From an optimization exercise on the open Yosys and OpenROAD flow, aimed at small area, a short achievable clock period and few clock cycles; shortcuts taken in it are not production practice.
Where RTL was checked, it was by simulation tests only, not by an equivalence proof against the original.
The series may have gaps, and a smaller design here may also do less where the tests do not look.
No functional check of the RTL was part of runs 2 to 4.

### design/flow/config.mk
export PLATFORM = sky130hd
export DESIGN_NAME = ALU
export DESIGN_NICKNAME = ALU
export VERILOG_FILES = /design/flow/design.v
export SDC_FILE = /design/flow/constraint.sdc
export NUM_CORES = 4
export LEC_CHECK = 0
export CAP_MARGIN = 20
export CORE_MARGIN = 2
export CORE_UTILIZATION = 40
export PLACE_DENSITY = 0.6
export SLEW_MARGIN = 20
### design/flow/constraint.sdc
create_clock -name core_clock -period 10.0 [get_ports {i_clk}]
set_input_delay 2.0000 -clock core_clock [delete_from_list [all_inputs] [get_ports {i_clk}]]
set_output_delay 2.0000 -clock core_clock [all_outputs]
set_load 0.01 [all_outputs]
### design/flow/design.v
module ALU #(
    parameter DATA_W = 32
)
(
    input                       i_clk,    
    input                       i_rst_n,  
    input                       i_valid,  
    input [DATA_W - 1 : 0]      i_A,      
    input [DATA_W - 1 : 0]      i_B,      
    input [         2 : 0]      i_inst,   
    output [2*DATA_W - 1 : 0]   o_data,   
    output                      o_done    
);
    parameter S_IDLE           = 2'd0;
    parameter S_ONE_CYCLE_OP   = 2'd1;
    parameter S_MULTI_CYCLE_OP = 2'd2;
    reg  [         1: 0] state, state_nxt;   
    reg  [  DATA_W-1: 0] operand_a, operand_a_nxt;
    reg  [  DATA_W-1: 0] operand_b, operand_b_nxt;
    reg  [         2: 0] inst, inst_nxt;
    reg  [         4: 0] counter, counter_nxt;
    reg  [2*DATA_W-1: 0] out, out_nxt;
    reg  oDone, oDone_nxt;
    reg  [2*DATA_W-1: 0] temp1, temp2;
    assign o_done = oDone;
    assign o_data = out;
    always @(*) begin
        if (i_valid) begin
            operand_a_nxt = i_A;
            operand_b_nxt = i_B;
            inst_nxt      = i_inst;
        end
        else begin
            operand_a_nxt = operand_a;
            operand_b_nxt = operand_b;
            inst_nxt      = inst;
        end
    end
    always @(*) begin
        case(state)
            S_IDLE           : begin
                if(i_valid) begin
                    if(i_inst <= 5)     state_nxt = S_ONE_CYCLE_OP;
                    else                state_nxt = S_MULTI_CYCLE_OP;
                end
                else    state_nxt = S_IDLE;
            end
            S_ONE_CYCLE_OP   : state_nxt = S_IDLE;
            S_MULTI_CYCLE_OP : state_nxt = (counter == DATA_W-1)? S_IDLE : S_MULTI_CYCLE_OP;
            default : state_nxt = state;
        endcase
    end
    always @(*) begin
        if(state == S_MULTI_CYCLE_OP)   counter_nxt = counter + 1;
        else                            counter_nxt = 0;
    end
    always @(*) begin
        out_nxt[2*DATA_W-1:0] = 0;  
        temp1 = 0;  
        temp2 = 0;  
        case(state)
            S_ONE_CYCLE_OP   : begin
                case(inst)
                    0: begin  
                        temp1[DATA_W-1:0] = operand_a[DATA_W-1:0] + operand_b[DATA_W-1:0];
                        if((operand_a[DATA_W-1]^operand_b[DATA_W-1])?
                            0:(temp1[DATA_W-1]^operand_a[DATA_W-1])) begin
                            case(temp1[DATA_W-1])
                                0:  out_nxt[DATA_W-1:0] = 32'h80000000;
                                1:  out_nxt[DATA_W-1:0] = 32'h7fffffff;
                            endcase
                        end
                        else    out_nxt[DATA_W-1:0] = temp1[DATA_W-1:0];
                    end
                    1: begin  
                        temp1[DATA_W-1:0] = operand_a[DATA_W-1:0] - operand_b[DATA_W-1:0];
                        if((operand_a[DATA_W-1]==operand_b[DATA_W-1])?
                            0:(temp1[DATA_W-1]^operand_a[DATA_W-1])) begin
                            case(temp1[DATA_W-1])
                                0:  out_nxt[DATA_W-1:0] = 32'h80000000;
                                1:  out_nxt[DATA_W-1:0] = 32'h7fffffff;
                            endcase
                        end
                        else    out_nxt[DATA_W-1:0] = temp1[DATA_W-1:0];
                    end
                    2: begin  
                        out_nxt[DATA_W-1:0] = operand_a[DATA_W-1:0] & operand_b[DATA_W-1:0];
                    end
                    3: begin  
                        out_nxt[DATA_W-1:0] = operand_a[DATA_W-1:0] | operand_b[DATA_W-1:0];
                    end
                    4: begin  
                        if((operand_a[DATA_W-1] == 1) && (operand_b[DATA_W-1] == 0))        out_nxt = 1;
                        else if((operand_a[DATA_W-1] == 0) && (operand_b[DATA_W-1] == 1))   out_nxt = 0;
                        else begin
                            temp1[DATA_W-1:0] = operand_a[DATA_W-1:0] - operand_b[DATA_W-1:0];  
                            if(temp1[DATA_W-1])  out_nxt = 1;
                            else                out_nxt = 0;
                        end
                    end
                    5: begin  
                        out_nxt[DATA_W-1:0] = $signed(operand_a[DATA_W-1:0]) >>> operand_b[DATA_W-1:0];
                    end
                    default: begin
                        out_nxt[2*DATA_W-1:0] = 0;
                    end
                endcase
            end
            S_MULTI_CYCLE_OP : begin
                temp1[2*DATA_W-1:0] = 0;
                temp2[2*DATA_W-1:0] = 0;
                case(inst)
                    6: begin  
                        if(counter == 0) begin
                            temp2[2*DATA_W-1:0] = operand_b[DATA_W-1:0] >> 1;
                            if(operand_b[0]) begin
                                temp1[2*DATA_W-1:0] = operand_a[DATA_W-1:0] << DATA_W-1;
                                temp2[2*DATA_W-1:0] = temp2[2*DATA_W-1:0] + temp1[2*DATA_W-1:0];
                            end
                        end
                        else begin
                            temp2[2*DATA_W-1:0] = out[2*DATA_W-1:0] >> 1;
                            if(out[0]) begin
                                temp1[2*DATA_W-1:0] = operand_a[DATA_W-1:0] << DATA_W-1;
                                temp2[2*DATA_W-1:0] = temp2[2*DATA_W-1:0] + temp1[2*DATA_W-1:0];
                            end
                        end
                        out_nxt[2*DATA_W-1:0] = temp2[2*DATA_W-1:0];
                    end
                    7: begin  
                        if(counter == 0)    temp2[2*DATA_W-1:0] = operand_a[DATA_W-1:0] << 1;        
                        else                temp2[2*DATA_W-1:0] = out[2*DATA_W-1:0];                 
                        if(counter < DATA_W-1) begin
                            temp1[DATA_W-1:0] = temp2[2*DATA_W-1:DATA_W];                            
                            if(temp1[DATA_W-1:0] >= operand_b[DATA_W-1:0]) begin                     
                                temp1[DATA_W-1:0] = temp1[DATA_W-1:0] - operand_b[DATA_W-1:0];
                                temp2[2*DATA_W-1:DATA_W] = temp1[DATA_W-1:0];
                                temp2[2*DATA_W-1:0] = temp2[2*DATA_W-1:0] << 1;
                                temp2[0] = 1;
                            end
                            else begin
                                temp2[2*DATA_W-1:0] = temp2[2*DATA_W-1:0] << 1;
                            end
                            out_nxt[2*DATA_W-1:0] = temp2[2*DATA_W-1:0];
                        end
                        if(counter == DATA_W-1) begin
                            temp1[DATA_W-1:0] = temp2[DATA_W-1:0];                                    
                            out_nxt[DATA_W-1:0] = temp1[DATA_W-1:0] << 1;          
                            temp1[DATA_W-1:0] = temp2[2*DATA_W-1:DATA_W];                             
                            if(temp1[DATA_W-1:0] >= operand_b[DATA_W-1:0]) begin
                                temp1[DATA_W-1:0] = temp1[DATA_W-1:0] - operand_b[DATA_W-1:0];
                                out_nxt[0] = 1;
                            end
                            out_nxt[2*DATA_W-1:DATA_W] = temp1[DATA_W-1:0];
                        end
                    end
                    default: begin
                        out_nxt[2*DATA_W-1:0] = 0;
                    end
                endcase
            end
            default: begin
                out_nxt[2*DATA_W-1:0] = 0;
            end
        endcase
    end
    always @(*) begin
         case(state)
            S_IDLE           : oDone_nxt = 0;
            S_ONE_CYCLE_OP   : oDone_nxt = 1;
            S_MULTI_CYCLE_OP : begin
                if(counter == DATA_W-1)     oDone_nxt = 1;
                else                        oDone_nxt = 0;
            end
            default : oDone_nxt = 0;
        endcase
    end
    always @(posedge i_clk or negedge i_rst_n) begin
        if (!i_rst_n) begin
            state       <= S_IDLE;
            operand_a   <= 0;
            operand_b   <= 0;
            inst        <= 0;
            oDone       <= 0;
            counter     <= 0;
            out         <= 0;
        end
        else begin
            state       <= state_nxt;
            operand_a   <= operand_a_nxt;
            operand_b   <= operand_b_nxt;
            inst        <= inst_nxt;
            oDone       <= oDone_nxt;
            counter     <= counter_nxt;
            out         <= out_nxt;
        end
    end
endmodule
### design/flow/run.sh
#!/bin/bash
# synth_recipe.tcl (not shown) runs the flow's synth.tcl, then flattens the netlist and writes it again
# the make line also repeats each setting of config.mk as NAME=value (left out here)
make -C /OpenROAD-flow-scripts/flow DESIGN_CONFIG=/design/flow/config.mk WORK_HOME=/design/flow/orfs CLKGATE_MAP_FILE= SYNTH_SCRIPT=/design/flow/synth_recipe.tcl finish
==> flow_metrics.tcl, run 1 <==
set metrics [dict create \
    status "timing/DRC/antenna clean" \
    grtUsageTotal_pct 33.5 \
    yosys_most_used_dff "dfrtp_1" \
    initialDrtViolationCount 2358 \
    wl_met2_um 39400 \
    mostFrequentLayoutCell "o21ai_0" \
    ctsHtreeMaxLevel 4 \
    async_flop_share_pct 100 \
    buffers 193 \
    clock_latency_ns 0.51 \
    grt_max_degree 79 \
    drive_above_1_share_pct 6.09 \
    dominant_cells "multi-input combinational cells" \
    ant_nets 0 \
    final_core_util_pct 45.6 \
    multi_input_area_share_pct 68.4 \
    ys_seq_elements 139 \
    root_buffer "clkbuf_16" \
    synth_commonest_cells "349 x a21oi_1, 349 x o21ai_0, 319 x nand2_1" \
    max_freq_mhz 125 \
    skew_ns 0.0127 \
    synth_compound_area_share_pct 34.5 \
    num_tap_cells 672 \
    timing.rr.start "counter[0]" \
    io_buffer_count 134 \
    top_usage_layer "met2" \
    largest_register "out" \
    inverters_excl_clock 146 \
    nMultiInputCombCells 2397 \
    area_delta_synth_final_pct 12.2 \
    period_needed_ns 8.02 \
    ctsLongestPathBuffers 2 \
    critPathSlowestCell "or4b_4" \
    start_util_pct 40.6 \
    crit_path_max_fanout 57 \
    cts_sinks 139 \
    routed.top_layer "met5" \
    placed_cells 3547 \
    synth-adder-area-share_pct 12.5 \
    post-route-period-util_pct 80.2 \
    syn_nets 3155 \
    rsz0062_at_grt "no" \
    globalplace.congestion 0.992 \
    drv_cap 0 \
    multiInputGateArea_um2 15700 \
    crit_end "out[52]" \
    worstSetupStartpointType "flop" \
    syn_inst 2884 \
    fin_setup_tns_ns 0 \
    final_nets 3165 \
    seq_share_pct 15.2 \
    relSlewSlack_pct 19.8 \
    layout_common_cells "349 x o21ai_0, 348 x a21oi_1, 319 x nand2_1, 248 x nor2_1, 195 x ha_1" \
    yosys.cell_types.count 100 \
    min_to "counter[0]" \
    grtUsageMet1_pct 43.9 \
    yosysTopAreaCell "dfrtp_1" \
    synth_area_um2 20500 \
    min_from "counter[0]" \
    worstSetupPathType "reg2reg" \
    avgSynthCellArea_um2 7.10 \
    grt_pass1_wl_um 135000 \
    nFlopsAndLatches 139 \
    post_cts_resized 0 \
    final-instance-count-excl-fill 3579 \
    hp-class "reg2reg" \
    synthTopCellsByArea "dfrtp_1 17%, ha_1 12%, a21oi_1 8.5%" \
    grt-ovfl-total 0 \
    avgViaCountPerCell 6.34 \
    grt_use_met3_pct 6.86 \
    dpl.hpwl_um 68900 \
    place_ws_ns 2.21 \
    path_depth 30 \
    ff2ff_setup_slack_ns 1.98 \
    synth_edf_count 0 \
    post_cts_buffers 0 \
    clk_share_pct 2.66 \
    synth_simple_gate_area_share_pct 18.3 \
    die_h_um 230 \
    crit_top_cell "ha_1" \
    die_width_um 230 \
    buf_share_pct 7.76 \
    largest_reg_flops 64 \
    clkbuf_count 17 \
    antenna_found_initial 1 \
]
Testbench counts for the RTL of run 1, summed over its fixed seeds: cycles 30,456.
run_1/layer_met1.png
Scale bar: 50 µm. Supply wires on this layer in grey. Cells faint in the background.
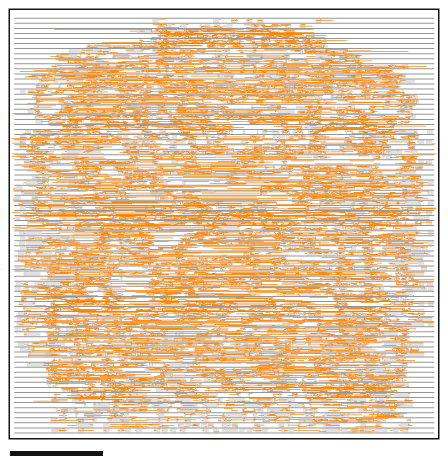
The wires run mostly horizontal. The layer holds 43% of the routed length.

run_1/layer_met2.png
Scale bar: 50 µm.
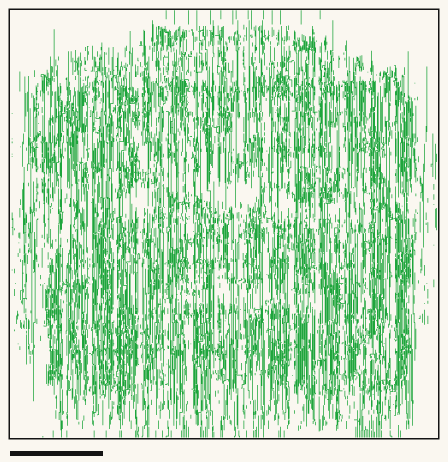
2498 nets have wire on it. The wires run mostly vertical. The layer carries 39.4 mm of wire. The layer holds 44% of the routed length. The longest straight run is 110 µm.
vias: 22673
wirelength, routed: 90500 µm

run_1/layer_met3.png
Cells faint in the background.
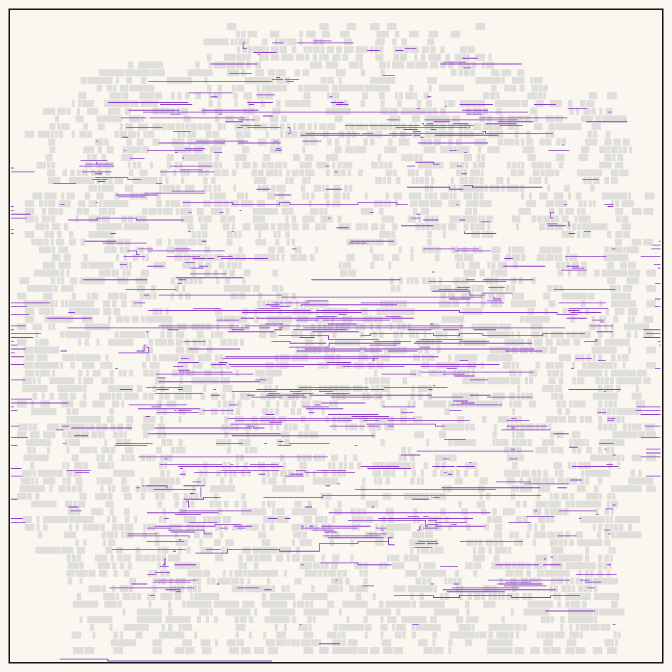
The wires run mostly horizontal. The longest straight run is 136 µm. The layer carries 7070 µm of wire.

run_1/layout.png
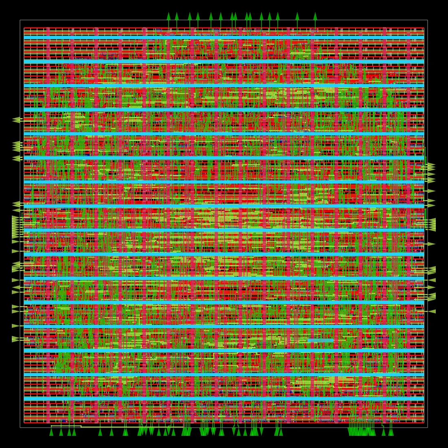

==> run 1 -> run 2 <==
==> design/flow/design.v (replaced) <==
module ALU #(
    parameter DATA_W = 32
)
(
    input                       i_clk,    
    input                       i_rst_n,  
    input                       i_valid,  
    input [DATA_W - 1 : 0]      i_A,      
    input [DATA_W - 1 : 0]      i_B,      
    input [         2 : 0]      i_inst,   
    output [2*DATA_W - 1 : 0]   o_data,   
    output                      o_done    
);
    localparam S_IDLE = 2'd0;    
    localparam S_MUL  = 2'd1;    
    localparam S_DIVI = 2'd2;    
    localparam S_DIV  = 2'd3;    
    reg  [1:0]  state;
    reg  [3:0]  cnt;
    reg         done;
    reg  [63:0] P;       
    reg  [32:0] X;       
    assign o_done = done;
    assign o_data = P;
    wire        sub     = (i_inst == 3'd1) | (i_inst == 3'd4);
    wire [31:0] bx      = sub ? ~i_B : i_B;
    wire [32:0] sum     = {1'b0, i_A} + {1'b0, bx} + {32'd0, sub};
    wire        ovf     = (i_A[31] == bx[31]) & (sum[31] != i_A[31]);
    wire [31:0] sat     = ovf ? (i_A[31] ? 32'h80000000 : 32'h7fffffff) : sum[31:0];
    wire        slt     = (i_A[31] ^ i_B[31]) ? i_A[31] : sum[31];
    wire [31:0] xr;
    genvar gi;
    generate for (gi = 0; gi < 32; gi = gi + 1) begin : g_rev
        assign xr[gi] = X[31-gi];
    end endgenerate
    reg  [4:0] lz;
    integer k;
    always @(*) begin
        lz = 5'd31;
        for (k = 0; k < 32; k = k + 1)
            if (X[k]) lz = 5'd31 - k[4:0];
    end
    wire        is_idle = (state == S_IDLE);
    wire [4:0]  amt_sra = (|i_B[31:5]) ? 5'd31 : i_B[4:0];
    wire [31:0] sh_in   = is_idle ? i_A : xr;
    wire        sh_fill = is_idle & i_A[31];
    wire [4:0]  sh_amt  = is_idle ? amt_sra : lz;
    wire [31:0] sh_out  = $signed({sh_fill, sh_in}) >>> sh_amt;
    wire [31:0] bn;      
    generate for (gi = 0; gi < 32; gi = gi + 1) begin : g_rev2
        assign bn[gi] = sh_out[31-gi];
    end endgenerate
    reg  [31:0] short_res;
    always @(*) begin
        case (i_inst)
            3'd0, 3'd1: short_res = sat;
            3'd2:       short_res = i_A & i_B;
            3'd3:       short_res = i_A | i_B;
            3'd4:       short_res = {31'd0, slt};
            default:    short_res = sh_out;
        endcase
    end
    wire [35:0] macc = {4'd0, P[63:32]}
                     + ({36{P[0]}} & {4'd0, X[31:0]})
                     + ({36{P[1]}} & {3'd0, X[31:0], 1'd0})
                     + ({36{P[2]}} & {2'd0, X[31:0], 2'd0})
                     + ({36{P[3]}} & {1'd0, X[31:0], 3'd0});
    wire [33:0] d1  = {2'b0, P[63:32]} - {1'b0, X};
    wire        q1  = ~d1[33];
    wire [31:0] r1  = q1 ? d1[31:0] : P[63:32];
    wire [33:0] d2  = {2'b0, r1} - {2'b0, X[32:1]};
    wire        q2  = ~d2[33];
    wire [31:0] r2  = q2 ? d2[31:0] : r1;
    reg [63:0] P_nxt;
    reg [32:0] X_nxt;
    reg [1:0]  state_nxt;
    reg [3:0]  cnt_nxt;
    reg        done_nxt;
    always @(*) begin
        P_nxt     = P;
        X_nxt     = X;
        state_nxt = state;
        cnt_nxt   = cnt - 4'd1;
        done_nxt  = 1'b0;
        case (state)
            S_IDLE: begin
                cnt_nxt = 4'd7;
                if (i_inst == 3'd6) begin
                    P_nxt = {32'd0, i_B};
                    X_nxt = {1'b0, i_A};
                end else if (i_inst == 3'd7) begin
                    P_nxt = {i_A, 32'd0};
                    X_nxt = {1'b0, i_B};
                end else begin
                    P_nxt = {32'd0, short_res};
                    X_nxt = {1'b0, i_B};
                end
                if (i_valid) begin
                    if (i_inst == 3'd6)      state_nxt = S_MUL;
                    else if (i_inst == 3'd7) state_nxt = S_DIVI;
                    else                     done_nxt  = 1'b1;
                end
            end
            S_MUL: begin
                P_nxt = {macc, P[31:4]};
                if (cnt == 4'd0) begin
                    state_nxt = S_IDLE;
                    done_nxt  = 1'b1;
                end
            end
            S_DIVI: begin
                X_nxt   = lz[0] ? {1'b0, bn} : {bn, 1'b0};
                cnt_nxt = lz[4:1];
                state_nxt = S_DIV;
                if (X[31:0] == 32'd0) begin
                    P_nxt     = {P[63:32], 32'hffffffff};
                    state_nxt = S_IDLE;
                    done_nxt  = 1'b1;
                end
            end
            S_DIV: begin
                P_nxt = {r2, P[29:0], q1, q2};
                X_nxt = {2'b0, X[32:2]};
                if (cnt == 4'd0) begin
                    state_nxt = S_IDLE;
                    done_nxt  = 1'b1;
                end
            end
        endcase
    end
    always @(posedge i_clk or negedge i_rst_n) begin
        if (!i_rst_n) begin
            state <= S_IDLE;
            done  <= 1'b0;
        end else begin
            state <= state_nxt;
            done  <= done_nxt;
        end
    end
    always @(posedge i_clk) begin
        P   <= P_nxt;
        X   <= X_nxt;
        cnt <= cnt_nxt;
    end
endmodule
run_2/layout.png
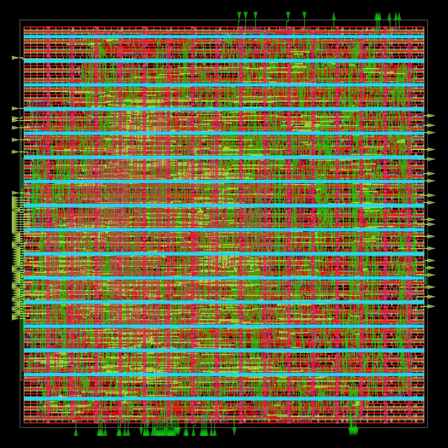
# IOs: 135
Die Y: 230 µm
final std cells w/o fill: 3358
Die X: 230 µm
Final Util: 45.3%

run_2/layer_met4.png
Supply wires on this layer in grey. Cells faint in the background.
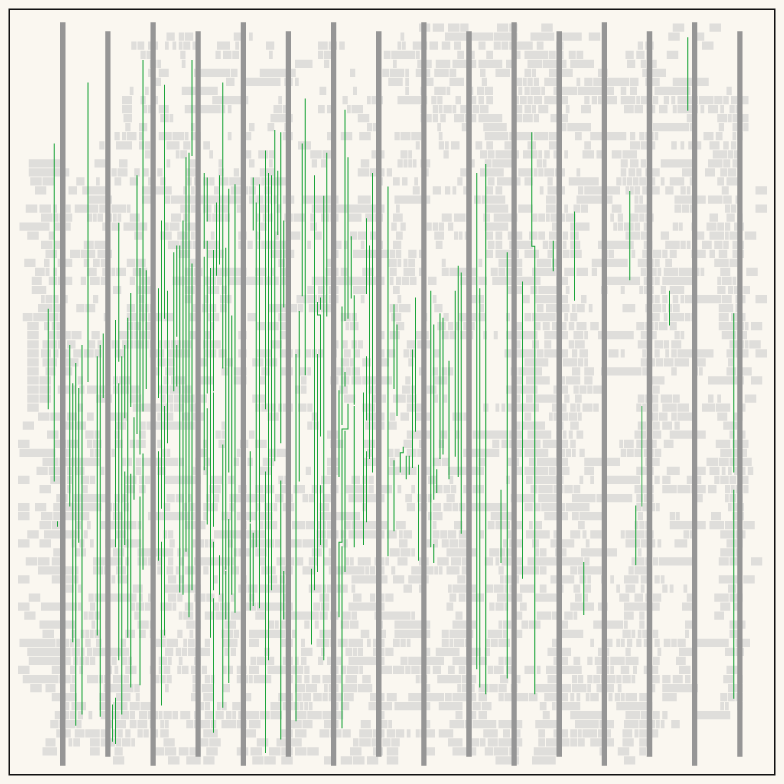
The layer carries 8340 µm of wire. 126 nets have wire on it. The layer holds 8.2% of the routed length.
vias: 22563
wirelength, routed: 101000 µm

==> run 2 against run 1 <==
Net effect:
- still clean on timing, DRC and antenna
- critical path depth shrank 6
- synthesized cell count is 8.6% lower
==> flow_metrics.tcl, run 2 <==
set metrics [dict create \
    fin_setup_tns_ns 0 \
    clock_latency_ns 0.43 \
    ant_nets 0 \
    ctsHtreeMaxLevel 3 \
    multiInputGateArea_um2 16400 \
    ys_seq_elements 104 \
    drive_above_1_share_pct 5.88 \
    synth_compound_area_share_pct 29.8 \
    globalplace.congestion 1.04 \
    avgViaCountPerCell 6.72 \
    buffers 207 \
    routed.top_layer "met4" \
    clkbuf_count 9 \
    grtUsageMet1_pct 48.3 \
    dominant_cells "multi-input combinational cells" \
    placed_cells 3340 \
    critPathSlowestCell "a2111oi_1" \
    skew_ns 0.0200 \
    synth-adder-area-share_pct 19.4 \
    synth_area_um2 20400 \
    wl_met2_um 43800 \
    buf_share_pct 8.32 \
    grt_pass1_wl_um 146000 \
    largest_reg_flops 64 \
    worstSetupStartpointType "flop" \
    multi_input_area_share_pct 71.9 \
    hp-class "reg2reg" \
    top_usage_layer "met2" \
    post-route-period-util_pct 81.3 \
    yosys_most_used_dff "edfxtp_1" \
    synth_commonest_cells "232 x nand2_1, 224 x o21ai_0, 218 x nor2_1" \
    cts_sinks 104 \
    io_buffer_count 134 \
    ff2ff_setup_slack_ns 1.87 \
    timing.rr.start "X[8]" \
    worstSetupPathType "reg2reg" \
    crit_end "P[42]" \
    crit_top_cell "nand2_1" \
    avgSynthCellArea_um2 7.73 \
    grtUsageTotal_pct 37.6 \
    nMultiInputCombCells 2278 \
    path_depth 24 \
    status "timing/DRC/antenna clean" \
    crit_path_max_fanout 33 \
    largest_register "P" \
    antenna_found_initial 1 \
    drv_cap 0 \
]
run_2/layer_met2.png
Scale bar: 50 µm.
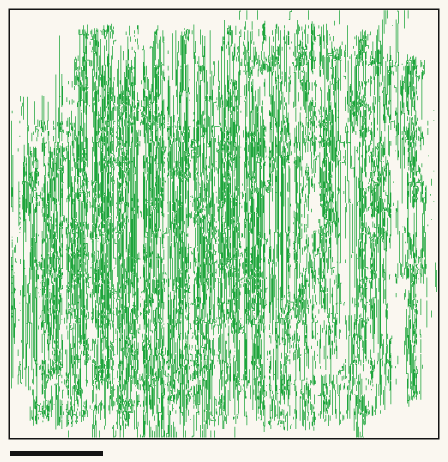

==> run 2 -> run 3 <==
--- a/design/flow/config.mk
+++ b/design/flow/config.mk
@@ -7,2 +7,3 @@
 export LEC_CHECK = 0
+export ABC_CLOCK_PERIOD_IN_PS = 4000
 export CAP_MARGIN = 20
@@ -11,2 +12,3 @@
 export PLACE_DENSITY = 0.6
+export SETUP_SLACK_MARGIN = 5
 export SLEW_MARGIN = 20
run_3/layer_met2.png
Scale bar: 50 µm.
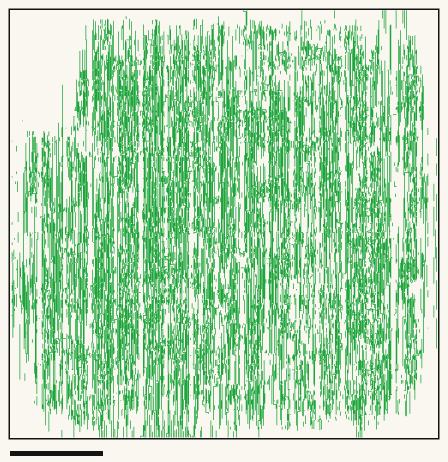
The layer carries 47.8 mm of wire. The wires run mostly vertical. The longest straight run is 91.2 µm.
wirelength, routed: 112000 µm
met2 usage: 62.8%
vias: 24734

run_3/layout.png
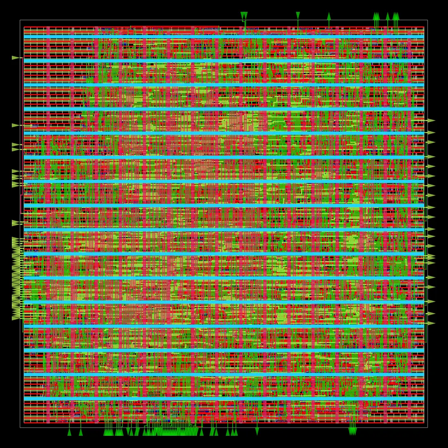
Final Cell Area: 28000 µm²
Final Util: 55.7%
die area: 52800 µm²

==> run 3 against run 2 <==
Net effect:
- via count grew 9.6%
- global-route usage increased by 3.6 points
- critical path depth up 3
- maximum frequency is 31% higher
- synthesized cell count is the same
- non-clock buffer count rose by 259
- flip-flop and latch count is the same
- sequential share of layout area down 2.5 points
==> flow_metrics.tcl, run 3 <==
set metrics [dict create \
    status "timing/DRC/antenna clean" \
    post_cts_resized 535 \
    timing.rr.start "X[8]" \
    grt-ovfl-total 0 \
    top_usage_layer "met2" \
    area_delta_synth_final_pct 37.5 \
    place_ws_ns 2.23 \
    worstSetupStartpointType "flop" \
    largest_reg_flops 64 \
    buffers 466 \
    critPathSlowestCell "edfxtp_1" \
    max_freq_mhz 162 \
    clock_latency_ns 0.42 \
    grt_use_met3_pct 9.19 \
    nMultiInputCombCells 2285 \
    avgViaCountPerCell 6.82 \
    ctsHtreeMaxLevel 3 \
    drv_cap 0 \
    crit_top_cell "buf_12" \
    path_depth 27 \
    period_needed_ns 6.19 \
    ios 135 \
    dpl.hpwl_um 77900 \
    root_buffer "clkbuf_16" \
    synth-adder-area-share_pct 19.4 \
    wl_met2_um 47800 \
    cts_sinks 104 \
    crit_path_max_fanout 7 \
    grt_pass1_wl_um 161000 \
    multiInputGateArea_um2 18900 \
    yosys_most_used_dff "edfxtp_1" \
    placed_cells 3319 \
    initialDrtViolationCount 3476 \
    ys_seq_elements 104 \
    nFlopsAndLatches 104 \
    buf_share_pct 16.5 \
    skew_ns 0.0173 \
    synth_compound_area_share_pct 29.8 \
    async_flop_share_pct 2.88 \
    syn_inst 2635 \
    worstSetupPathType "reg2reg" \
    dominant_cells "multi-input combinational cells" \
    grt_max_degree 83 \
    syn_nets 2940 \
    antenna_found_initial 3 \
    globalplace.congestion 1.07 \
    inverters_excl_clock 80 \
    multi_input_area_share_pct 67.4 \
    clkbuf_count 10 \
    min_from "cnt[0]" \
]
run_3/layer_met1.png
Scale bar: 50 µm. Supply wires on this layer in grey. Cells faint in the background.
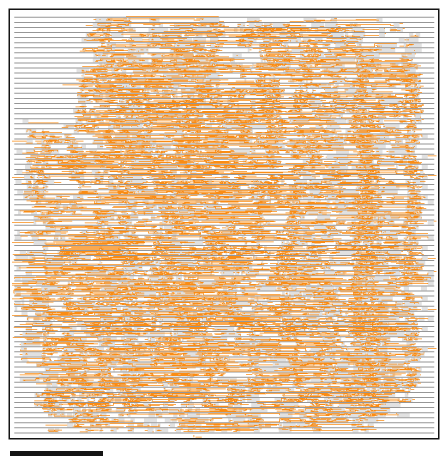

## Run 4: files that changed since run 3, shown whole
==> design/flow/design.v <==
module ALU #(
    parameter DATA_W = 32
)
(
    input                       i_clk,    
    input                       i_rst_n,  
    input                       i_valid,  
    input [DATA_W - 1 : 0]      i_A,      
    input [DATA_W - 1 : 0]      i_B,      
    input [         2 : 0]      i_inst,   
    output [2*DATA_W - 1 : 0]   o_data,   
    output                      o_done    
);
    localparam S_IDLE  = 3'd0;
    localparam S_SHORT = 3'd1;
    localparam S_MUL   = 3'd2;
    localparam S_MULF  = 3'd3;
    localparam S_DIVI  = 3'd4;
    localparam S_DIV   = 3'd5;
    localparam S_DIVF  = 3'd6;
    reg  [2:0]  state;
    reg         done;
    reg  [63:0] P;       
    reg  [31:0] X;       
    reg  [31:0] C;       
    reg         cy;      
    reg         rs;      
    reg  [4:0]  cnt;
    reg  [2:0]  inst;
    assign o_done = done;
    assign o_data = P;
    wire [31:0] R = P[63:32];
    wire st_idle  = (state == S_IDLE);
    wire st_short = (state == S_SHORT);
    wire st_mul   = (state == S_MUL);
    wire st_mulf  = (state == S_MULF);
    wire st_divi  = (state == S_DIVI);
    wire st_div   = (state == S_DIV);
    wire st_divf  = (state == S_DIVF);
    wire        sub  = st_short ? ((inst == 3'd1) | (inst == 3'd4)) : ((st_div | st_divf) & ~rs);
    wire [32:0] opa  = {(st_short ? R[31] : rs) & ~st_mulf, R};
    wire [32:0] opb0 = st_mulf ? {1'b0, C} : {st_short & X[31], X};
    wire [32:0] opb  = sub ? ~opb0 : opb0;
    wire        cin  = sub | (st_mulf & cy);
    wire [32:0] sum  = opa + opb + {32'd0, cin};
    wire        ovf  = sum[32] != sum[31];
    wire [31:0] sat  = ovf ? (sum[32] ? 32'h80000000 : 32'h7fffffff) : sum[31:0];
    wire [31:0] xr;
    genvar gi;
    generate for (gi = 0; gi < 32; gi = gi + 1) begin : g_rev
        assign xr[gi] = X[31-gi];
    end endgenerate
    reg  [4:0] lz;
    integer k;
    always @(*) begin
        lz = 5'd31;
        for (k = 0; k < 32; k = k + 1)
            if (X[k]) lz = 5'd31 - k[4:0];
    end
    wire [4:0]  amt_sra = (|X[31:5]) ? 5'd31 : X[4:0];
    wire [31:0] sh_in   = st_short ? R : xr;
    wire        sh_fill = st_short & R[31];
    wire [4:0]  sh_amt  = st_short ? amt_sra : lz;
    wire [31:0] sh_out  = $signed({sh_fill, sh_in}) >>> sh_amt;
    wire [31:0] bn;
    generate for (gi = 0; gi < 32; gi = gi + 1) begin : g_rev2
        assign bn[gi] = sh_out[31-gi];
    end endgenerate
    reg  [31:0] short_res;
    always @(*) begin
        case (inst)
            3'd0, 3'd1: short_res = sat;
            3'd2:       short_res = R & X;
            3'd3:       short_res = R | X;
            3'd4:       short_res = {31'd0, sum[32]};
            default:    short_res = sh_out;
        endcase
    end
    wire [35:0] pp0 = {4'd0, X & {32{P[0]}}};
    wire [35:0] pp1 = {3'd0, X & {32{P[1]}}, 1'd0};
    wire [35:0] pp2 = {2'd0, X & {32{P[2]}}, 2'd0};
    wire [35:0] pp3 = {1'd0, X & {32{P[3]}}, 3'd0};
    wire [35:0] s0  = {4'd0, R};
    wire [35:0] c0  = {4'd0, C};
    wire [35:0] a1s = s0 ^ c0 ^ pp0;
    wire [35:0] a1c = ((s0 & c0) | (s0 & pp0) | (c0 & pp0)) << 1;
    wire [35:0] b1s = pp1 ^ pp2 ^ pp3;
    wire [35:0] b1c = ((pp1 & pp2) | (pp1 & pp3) | (pp2 & pp3)) << 1;
    wire [35:0] a2s = a1s ^ a1c ^ b1s;
    wire [35:0] a2c = ((a1s & a1c) | (a1s & b1s) | (a1c & b1s)) << 1;
    wire [35:0] ms  = a2s ^ a2c ^ b1c;
    wire [35:0] mc  = ((a2s & a2c) | (a2s & b1c) | (a2c & b1c)) << 1;
    wire [4:0]  low = {1'b0, ms[3:0]} + {1'b0, mc[3:0]} + {4'd0, cy};
    reg [63:0] P_nxt;
    reg [31:0] X_nxt;
    reg [31:0] C_nxt;
    reg        cy_nxt, rs_nxt;
    reg [2:0]  state_nxt;
    reg [4:0]  cnt_nxt;
    reg        done_nxt;
    always @(*) begin
        P_nxt     = P;
        X_nxt     = X;
        C_nxt     = mc[35:4];
        cy_nxt    = low[4];
        rs_nxt    = sum[32];
        state_nxt = state;
        cnt_nxt   = cnt - 5'd1;
        done_nxt  = 1'b0;
        case (state)
            S_IDLE: begin
                P_nxt   = {(i_inst == 3'd6) ? 32'd0 : i_A, i_A};
                X_nxt   = i_B;
                C_nxt   = 32'd0;
                cy_nxt  = 1'b0;
                cnt_nxt = 5'd7;
                if (i_valid) begin
                    if (i_inst == 3'd6)      state_nxt = S_MUL;
                    else if (i_inst == 3'd7) state_nxt = S_DIVI;
                    else                     state_nxt = S_SHORT;
                end
            end
            S_SHORT: begin
                P_nxt     = {32'd0, short_res};
                state_nxt = S_IDLE;
                done_nxt  = 1'b1;
            end
            S_MUL: begin
                P_nxt = {ms[35:4], low[3:0], P[31:4]};
                if (cnt == 5'd0) state_nxt = S_MULF;
            end
            S_MULF: begin
                P_nxt     = {sum[31:0], P[31:0]};
                state_nxt = S_IDLE;
                done_nxt  = 1'b1;
            end
            S_DIVI: begin
                X_nxt     = bn;
                cnt_nxt   = lz;
                rs_nxt    = 1'b0;
                state_nxt = S_DIV;
                if (X == 32'd0) begin
                    P_nxt     = {R, 32'hffffffff};
                    state_nxt = S_IDLE;
                    done_nxt  = 1'b1;
                end else begin
                    P_nxt     = {R, 32'd0};
                end
            end
            S_DIV: begin
                P_nxt = {sum[31:0], P[30:0], ~sum[32]};
                if (cnt == 5'd0) begin
                    if (sum[32]) state_nxt = S_DIVF;
                    else begin
                        state_nxt = S_IDLE;
                        done_nxt  = 1'b1;
                    end
                end else begin
                    X_nxt = {1'b0, X[31:1]};
                end
            end
            S_DIVF: begin
                P_nxt     = {sum[31:0], P[31:0]};
                state_nxt = S_IDLE;
                done_nxt  = 1'b1;
            end
            default: state_nxt = S_IDLE;
        endcase
    end
    always @(posedge i_clk or negedge i_rst_n) begin
        if (!i_rst_n) begin
            state <= S_IDLE;
            done  <= 1'b0;
        end else begin
            state <= state_nxt;
            done  <= done_nxt;
        end
    end
    always @(posedge i_clk) begin
        P    <= P_nxt;
        X    <= X_nxt;
        C    <= C_nxt;
        cy   <= cy_nxt;
        rs   <= rs_nxt;
        cnt  <= cnt_nxt;
        inst <= i_inst;
    end
endmodule
==> design/flow/config.mk <==
export PLATFORM = sky130hd
export DESIGN_NAME = ALU
export DESIGN_NICKNAME = ALU
export VERILOG_FILES = /design/flow/design.v
export SDC_FILE = /design/flow/constraint.sdc
export NUM_CORES = 4
export LEC_CHECK = 0
export CAP_MARGIN = 20
export CORE_MARGIN = 2
export CORE_UTILIZATION = 40
export PLACE_DENSITY = 0.6
export SLEW_MARGIN = 20
run_4/layer_met1.png
Scale bar: 50 µm. Supply wires on this layer in grey. Cells faint in the background.
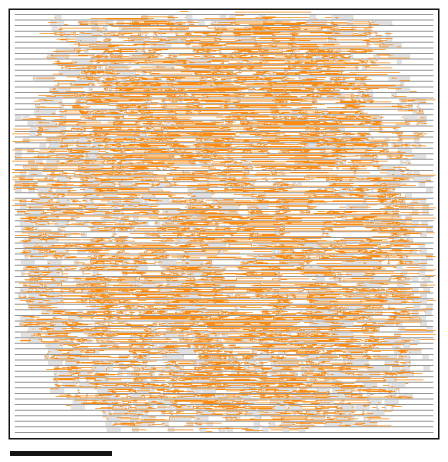
The layer holds 42% of the routed length. The longest straight run is 67.6 µm. The layer carries 34.0 mm of wire.
vias: 16796
grt met1 use: 53.2%
wirelength, routed: 81100 µm

==> run 4 against run 3 <==
Net effect:
- register-to-register slack worse by 0.77 ns
- routed wire length is 28% lower
- area after synthesis is 18% lower
- highest routed layer is now met5
==> flow_metrics.tcl, run 4 <==
set metrics [dict create \
    min_from "cnt[0]" \
    yosys.cell_types.count 83 \
    worstSetupPathType "reg2reg" \
    grt-ovfl-total 0 \
    crit_path_max_fanout 43 \
    grt_pass1_wl_um 117000 \
    synth-adder-area-share_pct 19.7 \
    root_buffer "clkbuf_16" \
    min_to "cnt[0]" \
    area_delta_synth_final_pct 14.4 \
    post-route-period-util_pct 69.6 \
    fin_setup_tns_ns 0 \
    avgViaCountPerCell 6.59 \
    io_buffer_count 134 \
    timing.rr.start "inst[0]" \
    ios 135 \
    die_width_um 209 \
    worstSetupStartpointType "flop" \
    buffers 193 \
    final_nets 2233 \
    ff2ff_setup_slack_ns 3.04 \
    clock_latency_ns 0.48 \
    die_h_um 209 \
    drive_above_1_share_pct 7.37 \
    antenna_found_initial 5 \
    crit_top_cell "a21oi_1" \
    placed_cells 2515 \
    multi_input_area_share_pct 63.0 \
    critPathSlowestCell "dfxtp_2" \
    status "timing/DRC/antenna clean" \
    synth_compound_area_share_pct 22.7 \
    mostFrequentLayoutCell "nand2_1" \
    seq_share_pct 19.9 \
    final_core_util_pct 46.1 \
    yosysTopAreaCell "edfxtp_1" \
    syn_nets 2188 \
    synth_commonest_cells "176 x nand2_1, 135 x clkbuf_1, 133 x and2_1" \
    skew_ns 0.0149 \
    layout_common_cells "175 x nand2_1, 134 x clkdlybuf4s50_1, 133 x and2_1, 127 x nor2_1, 126 x fa_1" \
    multiInputGateArea_um2 12100 \
    period_needed_ns 6.96 \
    ys_seq_elements 142 \
    syn_inst 1951 \
    rsz0062_at_grt "no" \
    post_cts_resized 0 \
    path_depth 18 \
    yosys_most_used_dff "edfxtp_1" \
    synth_simple_gate_area_share_pct 19.7 \
    cts_sinks 142 \
    ctsLongestPathBuffers 2 \
    dpl.hpwl_um 61000 \
    post_cts_buffers 0 \
    routed.top_layer "met5" \
    globalplace.congestion 1.02 \
    dominant_cells "multi-input combinational cells" \
    place_ws_ns 3.36 \
    wl_met2_um 32800 \
    clk_share_pct 2.89 \
    nMultiInputCombCells 1574 \
    synth_edf_count 96 \
    crit_end "P[19]" \
    synth_area_um2 16800 \
]
run_4/layer_met3.png
Cells faint in the background.
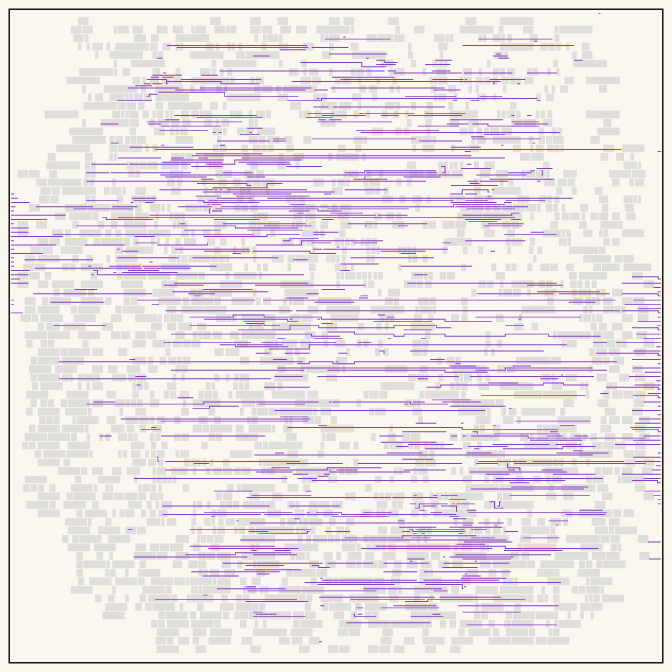
388 nets have wire on it. The layer carries 10700 µm of wire. The longest straight run is 149 µm.

run_4/layout.png
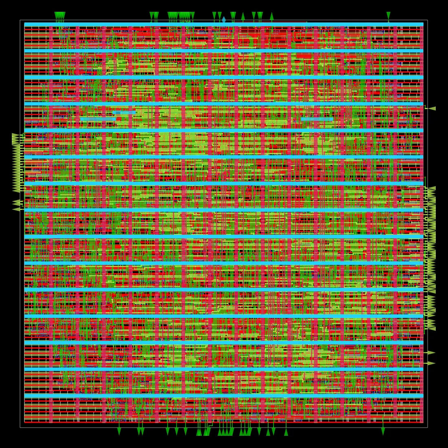

==> run 5: a larger rewrite; changed files in full <==
==> design/flow/design.v <==
module ALU #(
    parameter DATA_W = 32
)
(
    input                       i_clk,    
    input                       i_rst_n,  
    input                       i_valid,  
    input [DATA_W - 1 : 0]      i_A,      
    input [DATA_W - 1 : 0]      i_B,      
    input [         2 : 0]      i_inst,   
    output [2*DATA_W - 1 : 0]   o_data,   
    output                      o_done    
);
    reg         st_idle, st_short, st_mul, st_mulf, st_divi, st_div, st_divf;
    reg         done;
    reg  [63:0] P;       
    reg  [31:0] X;       
    reg  [31:0] C;       
    reg         cy;      
    reg         sub;     
    reg         sat;     
    reg  [4:0]  cnt;
    reg  [2:0]  inst;
    assign o_done = done;
    assign o_data = {P[63:32], P[31] ^ sat, sat ? {31{P[31]}} : P[30:0]};
    wire [31:0] R = P[63:32];
    genvar gi;
    wire [32:0] opa  = {(st_short & R[31]) | ((st_div | st_divf) & ~sub), R};
    wire [32:0] opb0 = {st_short & X[31], X | C};
    wire [32:0] opb  = opb0 ^ {33{sub}};
    wire        cin  = sub | cy;
    wire [33:0] sum1 = {opa, 1'b1} + {opb, cin};
    wire [32:0] sum  = sum1[33:1];
    wire        neg  = sum[32];
    wire        ovf  = sum[32] ^ sum[31];
    wire [15:0] z1;  wire [15:0] c1;
    wire [7:0]  z2;  wire [15:0] c2;
    wire [3:0]  z3;  wire [11:0] c3;
    wire [1:0]  z4;  wire [7:0]  c4;
    wire [4:0]  lz_in;
    generate
        for (gi = 0; gi < 16; gi = gi + 1) begin : g_l1
            assign z1[gi] = ~(i_B[2*gi+1] | i_B[2*gi]);
            assign c1[gi] = ~i_B[2*gi+1];
        end
        for (gi = 0; gi < 8; gi = gi + 1) begin : g_l2
            assign z2[gi] = z1[2*gi+1] & z1[2*gi];
            assign c2[2*gi+1:2*gi] = z1[2*gi+1] ? {1'b1, c1[2*gi]} : {1'b0, c1[2*gi+1]};
        end
        for (gi = 0; gi < 4; gi = gi + 1) begin : g_l3
            assign z3[gi] = z2[2*gi+1] & z2[2*gi];
            assign c3[3*gi+2:3*gi] = z2[2*gi+1] ? {1'b1, c2[4*gi+1:4*gi]} : {1'b0, c2[4*gi+3:4*gi+2]};
        end
        for (gi = 0; gi < 2; gi = gi + 1) begin : g_l4
            assign z4[gi] = z3[2*gi+1] & z3[2*gi];
            assign c4[4*gi+3:4*gi] = z3[2*gi+1] ? {1'b1, c3[6*gi+2:6*gi]} : {1'b0, c3[6*gi+5:6*gi+3]};
        end
    endgenerate
    assign lz_in = z4[1] ? {1'b1, c4[3:0]} : {1'b0, c4[7:4]};
    wire [31:0] xr;
    generate for (gi = 0; gi < 32; gi = gi + 1) begin : g_rev
        assign xr[gi] = X[31-gi];
    end endgenerate
    wire        big     = |X[31:5];
    wire [31:0] sh_in   = st_short ? R : xr;
    wire        sh_fill = st_short & R[31];
    wire [4:0]  sh_amt  = st_short ? X[4:0] : cnt;
    wire [31:0] sh_raw  = $signed({sh_fill, sh_in}) >>> sh_amt;
    wire [31:0] sra     = big ? {32{R[31]}} : sh_raw;
    wire [31:0] bn;
    generate for (gi = 0; gi < 32; gi = gi + 1) begin : g_rev2
        assign bn[gi] = sh_raw[31-gi];
    end endgenerate
    wire [35:0] pp0 = {4'd0, X & {32{P[0]}}};
    wire [35:0] pp1 = {3'd0, X & {32{P[1]}}, 1'd0};
    wire [35:0] pp2 = {2'd0, X & {32{P[2]}}, 2'd0};
    wire [35:0] pp3 = {1'd0, X & {32{P[3]}}, 3'd0};
    wire [35:0] s0  = {4'd0, R};
    wire [35:0] c0  = {4'd0, C};
    wire [35:0] a1s = s0 ^ c0 ^ pp0;
    wire [35:0] a1c = ((s0 & c0) | (s0 & pp0) | (c0 & pp0)) << 1;
    wire [35:0] b1s = pp1 ^ pp2 ^ pp3;
    wire [35:0] b1c = ((pp1 & pp2) | (pp1 & pp3) | (pp2 & pp3)) << 1;
    wire [35:0] a2s = a1s ^ a1c ^ b1s;
    wire [35:0] a2c = ((a1s & a1c) | (a1s & b1s) | (a1c & b1s)) << 1;
    wire [35:0] ms  = a2s ^ a2c ^ b1c;
    wire [35:0] mc  = ((a2s & a2c) | (a2s & b1c) | (a2c & b1c)) << 1;
    wire [5:0]  low1 = {1'b0, ms[3:0], 1'b1} + {1'b0, mc[3:0], cy};
    wire [4:0]  low  = low1[5:1];
    wire v_and   = (i_inst == 3'd2);
    wire v_or    = (i_inst == 3'd3);
    wire v_logic = v_and | v_or;
    wire v_mul   = (i_inst == 3'd6);
    wire v_div   = (i_inst == 3'd7);
    wire cnt0    = (cnt == 5'd0);
    wire x_zero  = (X == 32'd0);
    wire go      = st_idle & i_valid;
    wire i_addsub = (inst == 3'd0) | (inst == 3'd1);
    wire i_slt    = (inst == 3'd4);
    wire i_sra    = (inst == 3'd5);
    wire [31:0] idle_lo = v_and ? (i_A & i_B) : v_or ? (i_A | i_B) : i_A;
    wire [63:0] P_nxt =
          ({64{st_idle}}  & {(v_mul | v_logic) ? 32'd0 : i_A, idle_lo})
        | ({64{st_short & i_addsub}} & {32'd0, sum[31:0]})
        | ({64{st_short & i_slt}}    & {63'd0, neg})
        | ({64{st_short & i_sra}}    & {32'd0, sra})
        | ({64{st_mul}}   & {ms[35:4], low[3:0], P[31:4]})
        | ({64{st_mulf | st_divf}} & {sum[31:0], P[31:0]})
        | ({64{st_divi}}  & {R, {32{x_zero}}})
        | ({64{st_div}}   & {sum[31:0], P[30:0], ~neg});
    wire [31:0] X_nxt =
          ({32{st_idle}} & i_B)
        | ({32{st_divi}} & bn)
        | ({32{st_div & ~cnt0}} & {1'b0, X[31:1]})
        | ({32{(st_div & cnt0) | st_divf | (st_mul & ~cnt0)}} & X);
    always @(posedge i_clk or negedge i_rst_n) begin
        if (!i_rst_n) begin
            st_idle  <= 1'b1;
            st_short <= 1'b0;
            st_mul   <= 1'b0;
            st_mulf  <= 1'b0;
            st_divi  <= 1'b0;
            st_div   <= 1'b0;
            st_divf  <= 1'b0;
            done     <= 1'b0;
        end else begin
            st_idle  <= (st_idle & ~(i_valid & ~v_logic)) | st_short | st_mulf
                      | (st_divi & x_zero) | (st_div & cnt0 & ~neg) | st_divf;
            st_short <= go & ~v_logic & ~v_mul & ~v_div;
            st_mul   <= (go & v_mul) | (st_mul & ~cnt0);
            st_mulf  <= st_mul & cnt0;
            st_divi  <= go & v_div;
            st_div   <= (st_divi & ~x_zero) | (st_div & ~cnt0);
            st_divf  <= st_div & cnt0 & neg;
            done     <= (go & v_logic) | st_short | st_mulf | (st_divi & x_zero)
                      | (st_div & cnt0 & ~neg) | st_divf;
        end
    end
    always @(posedge i_clk) begin
        P    <= P_nxt;
        X    <= X_nxt;
        C    <= mc[35:4] & {32{st_mul}};
        cy   <= low[4] & st_mul;
        sub  <= st_idle ? ((i_inst == 3'd1) | (i_inst == 3'd4)) : (st_divi | (st_div & ~neg));
        sat  <= st_short & i_addsub & ovf;
        cnt  <= st_idle ? (v_mul ? 5'd7 : lz_in) : (st_divi ? cnt : cnt - 5'd1);
        inst <= i_inst;
    end
endmodule
run_5/layout.png
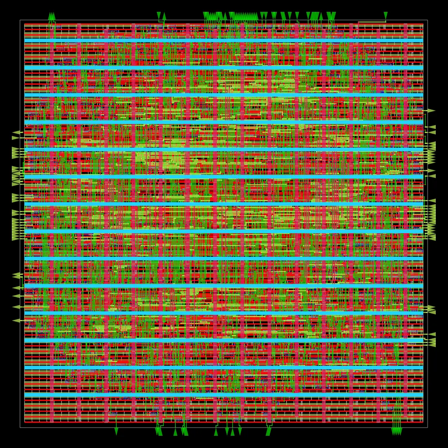
Final Util: 45.2%
Row Count: 73
final std cells w/o fill: 2479
Die X: 203 µm

run_5/layer_met3.png
Cells faint in the background.
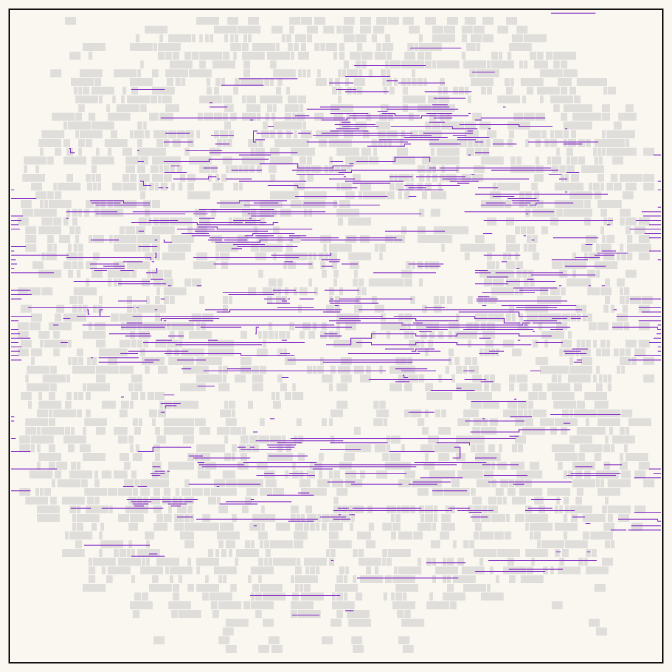
346 nets have wire on it. The layer carries 5990 µm of wire. The longest straight run is 78.2 µm.

==> run 5 against run 4 <==
Net effect:
- still clean
- critical path depth is 15 lower
- worst hold slack better by 0.051 ns
- die area is 5.3% lower
- cell count is 2.8% lower
- maximum frequency is 47% higher
- synthesized cell count is 0.10% lower
- area after synthesis is 5.4% lower
- critical endpoint is now o_data[20]
- largest cell class unchanged
- highest routed layer is now met4
==> flow_metrics.tcl, run 5 <==
set metrics [dict create \
    ant_nets 0 \
    clkbuf_count 20 \
    layout_common_cells "184 x o21ai_0, 170 x nand2_1, 142 x inv_1, 138 x a21oi_1, 136 x nor2_1" \
    initialDrtViolationCount 2328 \
    crit_end "o_data[20]" \
    grt_use_met2_pct 49.7 \
    ff2ff_setup_slack_ns 5.49 \
    synth_compound_area_share_pct 22.2 \
    nMultiInputCombCells 1470 \
    grt-ovfl-total 0 \
    async_flop_share_pct 5.44 \
    rsz0062_at_grt "no" \
    dpl.hpwl_um 51500 \
    min_to "P[0]" \
    placed_cells 2446 \
    worstSetupStartpointType "flop" \
    yosys_most_used_dff "dfxtp_1" \
    crit_path_max_fanout 33 \
    io_buffer_count 134 \
    largest_register "P" \
    top_usage_layer "met2" \
    timing.rr.start "sub" \
    relSlewSlack_pct 33.5 \
    vias 15777 \
    synth_area_um2 15900 \
    max_freq_mhz 211 \
    inverters_excl_clock 144 \
    buf_share_pct 8.61 \
    start_util_pct 40.3 \
    mostFrequentLayoutCell "o21ai_0" \
    multi_input_area_share_pct 64.4 \
    grt_pass1_wl_um 101000 \
    nFlopsAndLatches 147 \
    totalWireLength_um 69000 \
    skew_ns 0.0190 \
    ios 135 \
    status "timing/DRC/antenna clean" \
    hp-class "reg2reg" \
    dieArea_um2 41300 \
    antenna_found_initial 0 \
    synthTopCellsByArea "dfxtp_1 17%, fa_1 16%, o21ai_0 5.8%" \
    fin_setup_tns_ns 0 \
    post_cts_buffers 0 \
    synth_edf_count 5 \
    routed.top_layer "met4" \
    num_tap_cells 525 \
    finalInstanceArea_um2 17800 \
    yosysTopAreaCell "dfxtp_1" \
    clk_share_pct 3.23 \
    clock_latency_ns 0.47 \
    drive_above_1_share_pct 6.55 \
    synth-adder-area-share_pct 19.0 \
    avgSynthCellArea_um2 8.15 \
    grtUsageTotal_pct 33.2 \
    worstSetupPathType "reg2out" \
    synth_commonest_cells "184 x o21ai_0, 170 x nand2_1, 143 x inv_1" \
    min_from "inst[0]" \
    post-route-period-util_pct 47.4 \
    syn_inst 1949 \
    ys_seq_elements 147 \
]
Testbench counts for the RTL of run 5, summed over its fixed seeds: cycles 15,075.

-- afterwards: timing with drivers on the ports --
The results above use ideal ports. As a check the final layouts listed here were re-extracted and re-timed, cells and wires unchanged. Step 1 (the two cells are an assumption about what drives the block):
set clk [get_ports {i_clk}]
set_driving_cell -lib_cell sky130_fd_sc_hd__clkbuf_16 $clk
set_driving_cell -lib_cell sky130_fd_sc_hd__buf_2 [delete_from_list [all_inputs] $clk]
Step 2 moves the port delays by t, midway between the first and last clock arrival at a register: inputs arrive t later, outputs are due t later. That takes back most of the time a late clock gives input paths. a / b / c = no drivers / after step 1 / after step 2; a / b = the first two.
| run | t (ns) | setup WS [ns] | worst hold slack (ns) | worst register clock-pin slew, ns |
|---|---|---|---|---|
| run 1 | 0.556 | 1.978 / 1.978 / 1.978 | 0.487 / 0.487 / 0.487 | 0.08 / 0.08 |
| run 2 | 0.480 | 1.869 / 1.869 / 1.869 | 0.480 / 0.480 / 0.480 | 0.10 / 0.10 |
| run 3 | 0.467 | 3.808 / 3.808 / 3.808 | 0.482 / 0.482 / 0.482 | 0.09 / 0.09 |
| run 4 | 0.530 | 3.040 / 3.040 / 3.040 | 0.493 / 0.493 / 0.493 | 0.08 / 0.08 |
| run 5 | 0.522 | 5.263 / 5.203 / 5.177 | 0.544 / 0.544 / 0.544 | 0.08 / 0.08 |
After both steps setup and hold are still met in every run listed. For run 5, which loses most, drivers alone change the setup slack by -0.060 ns; drivers and shift together by -0.086 ns.
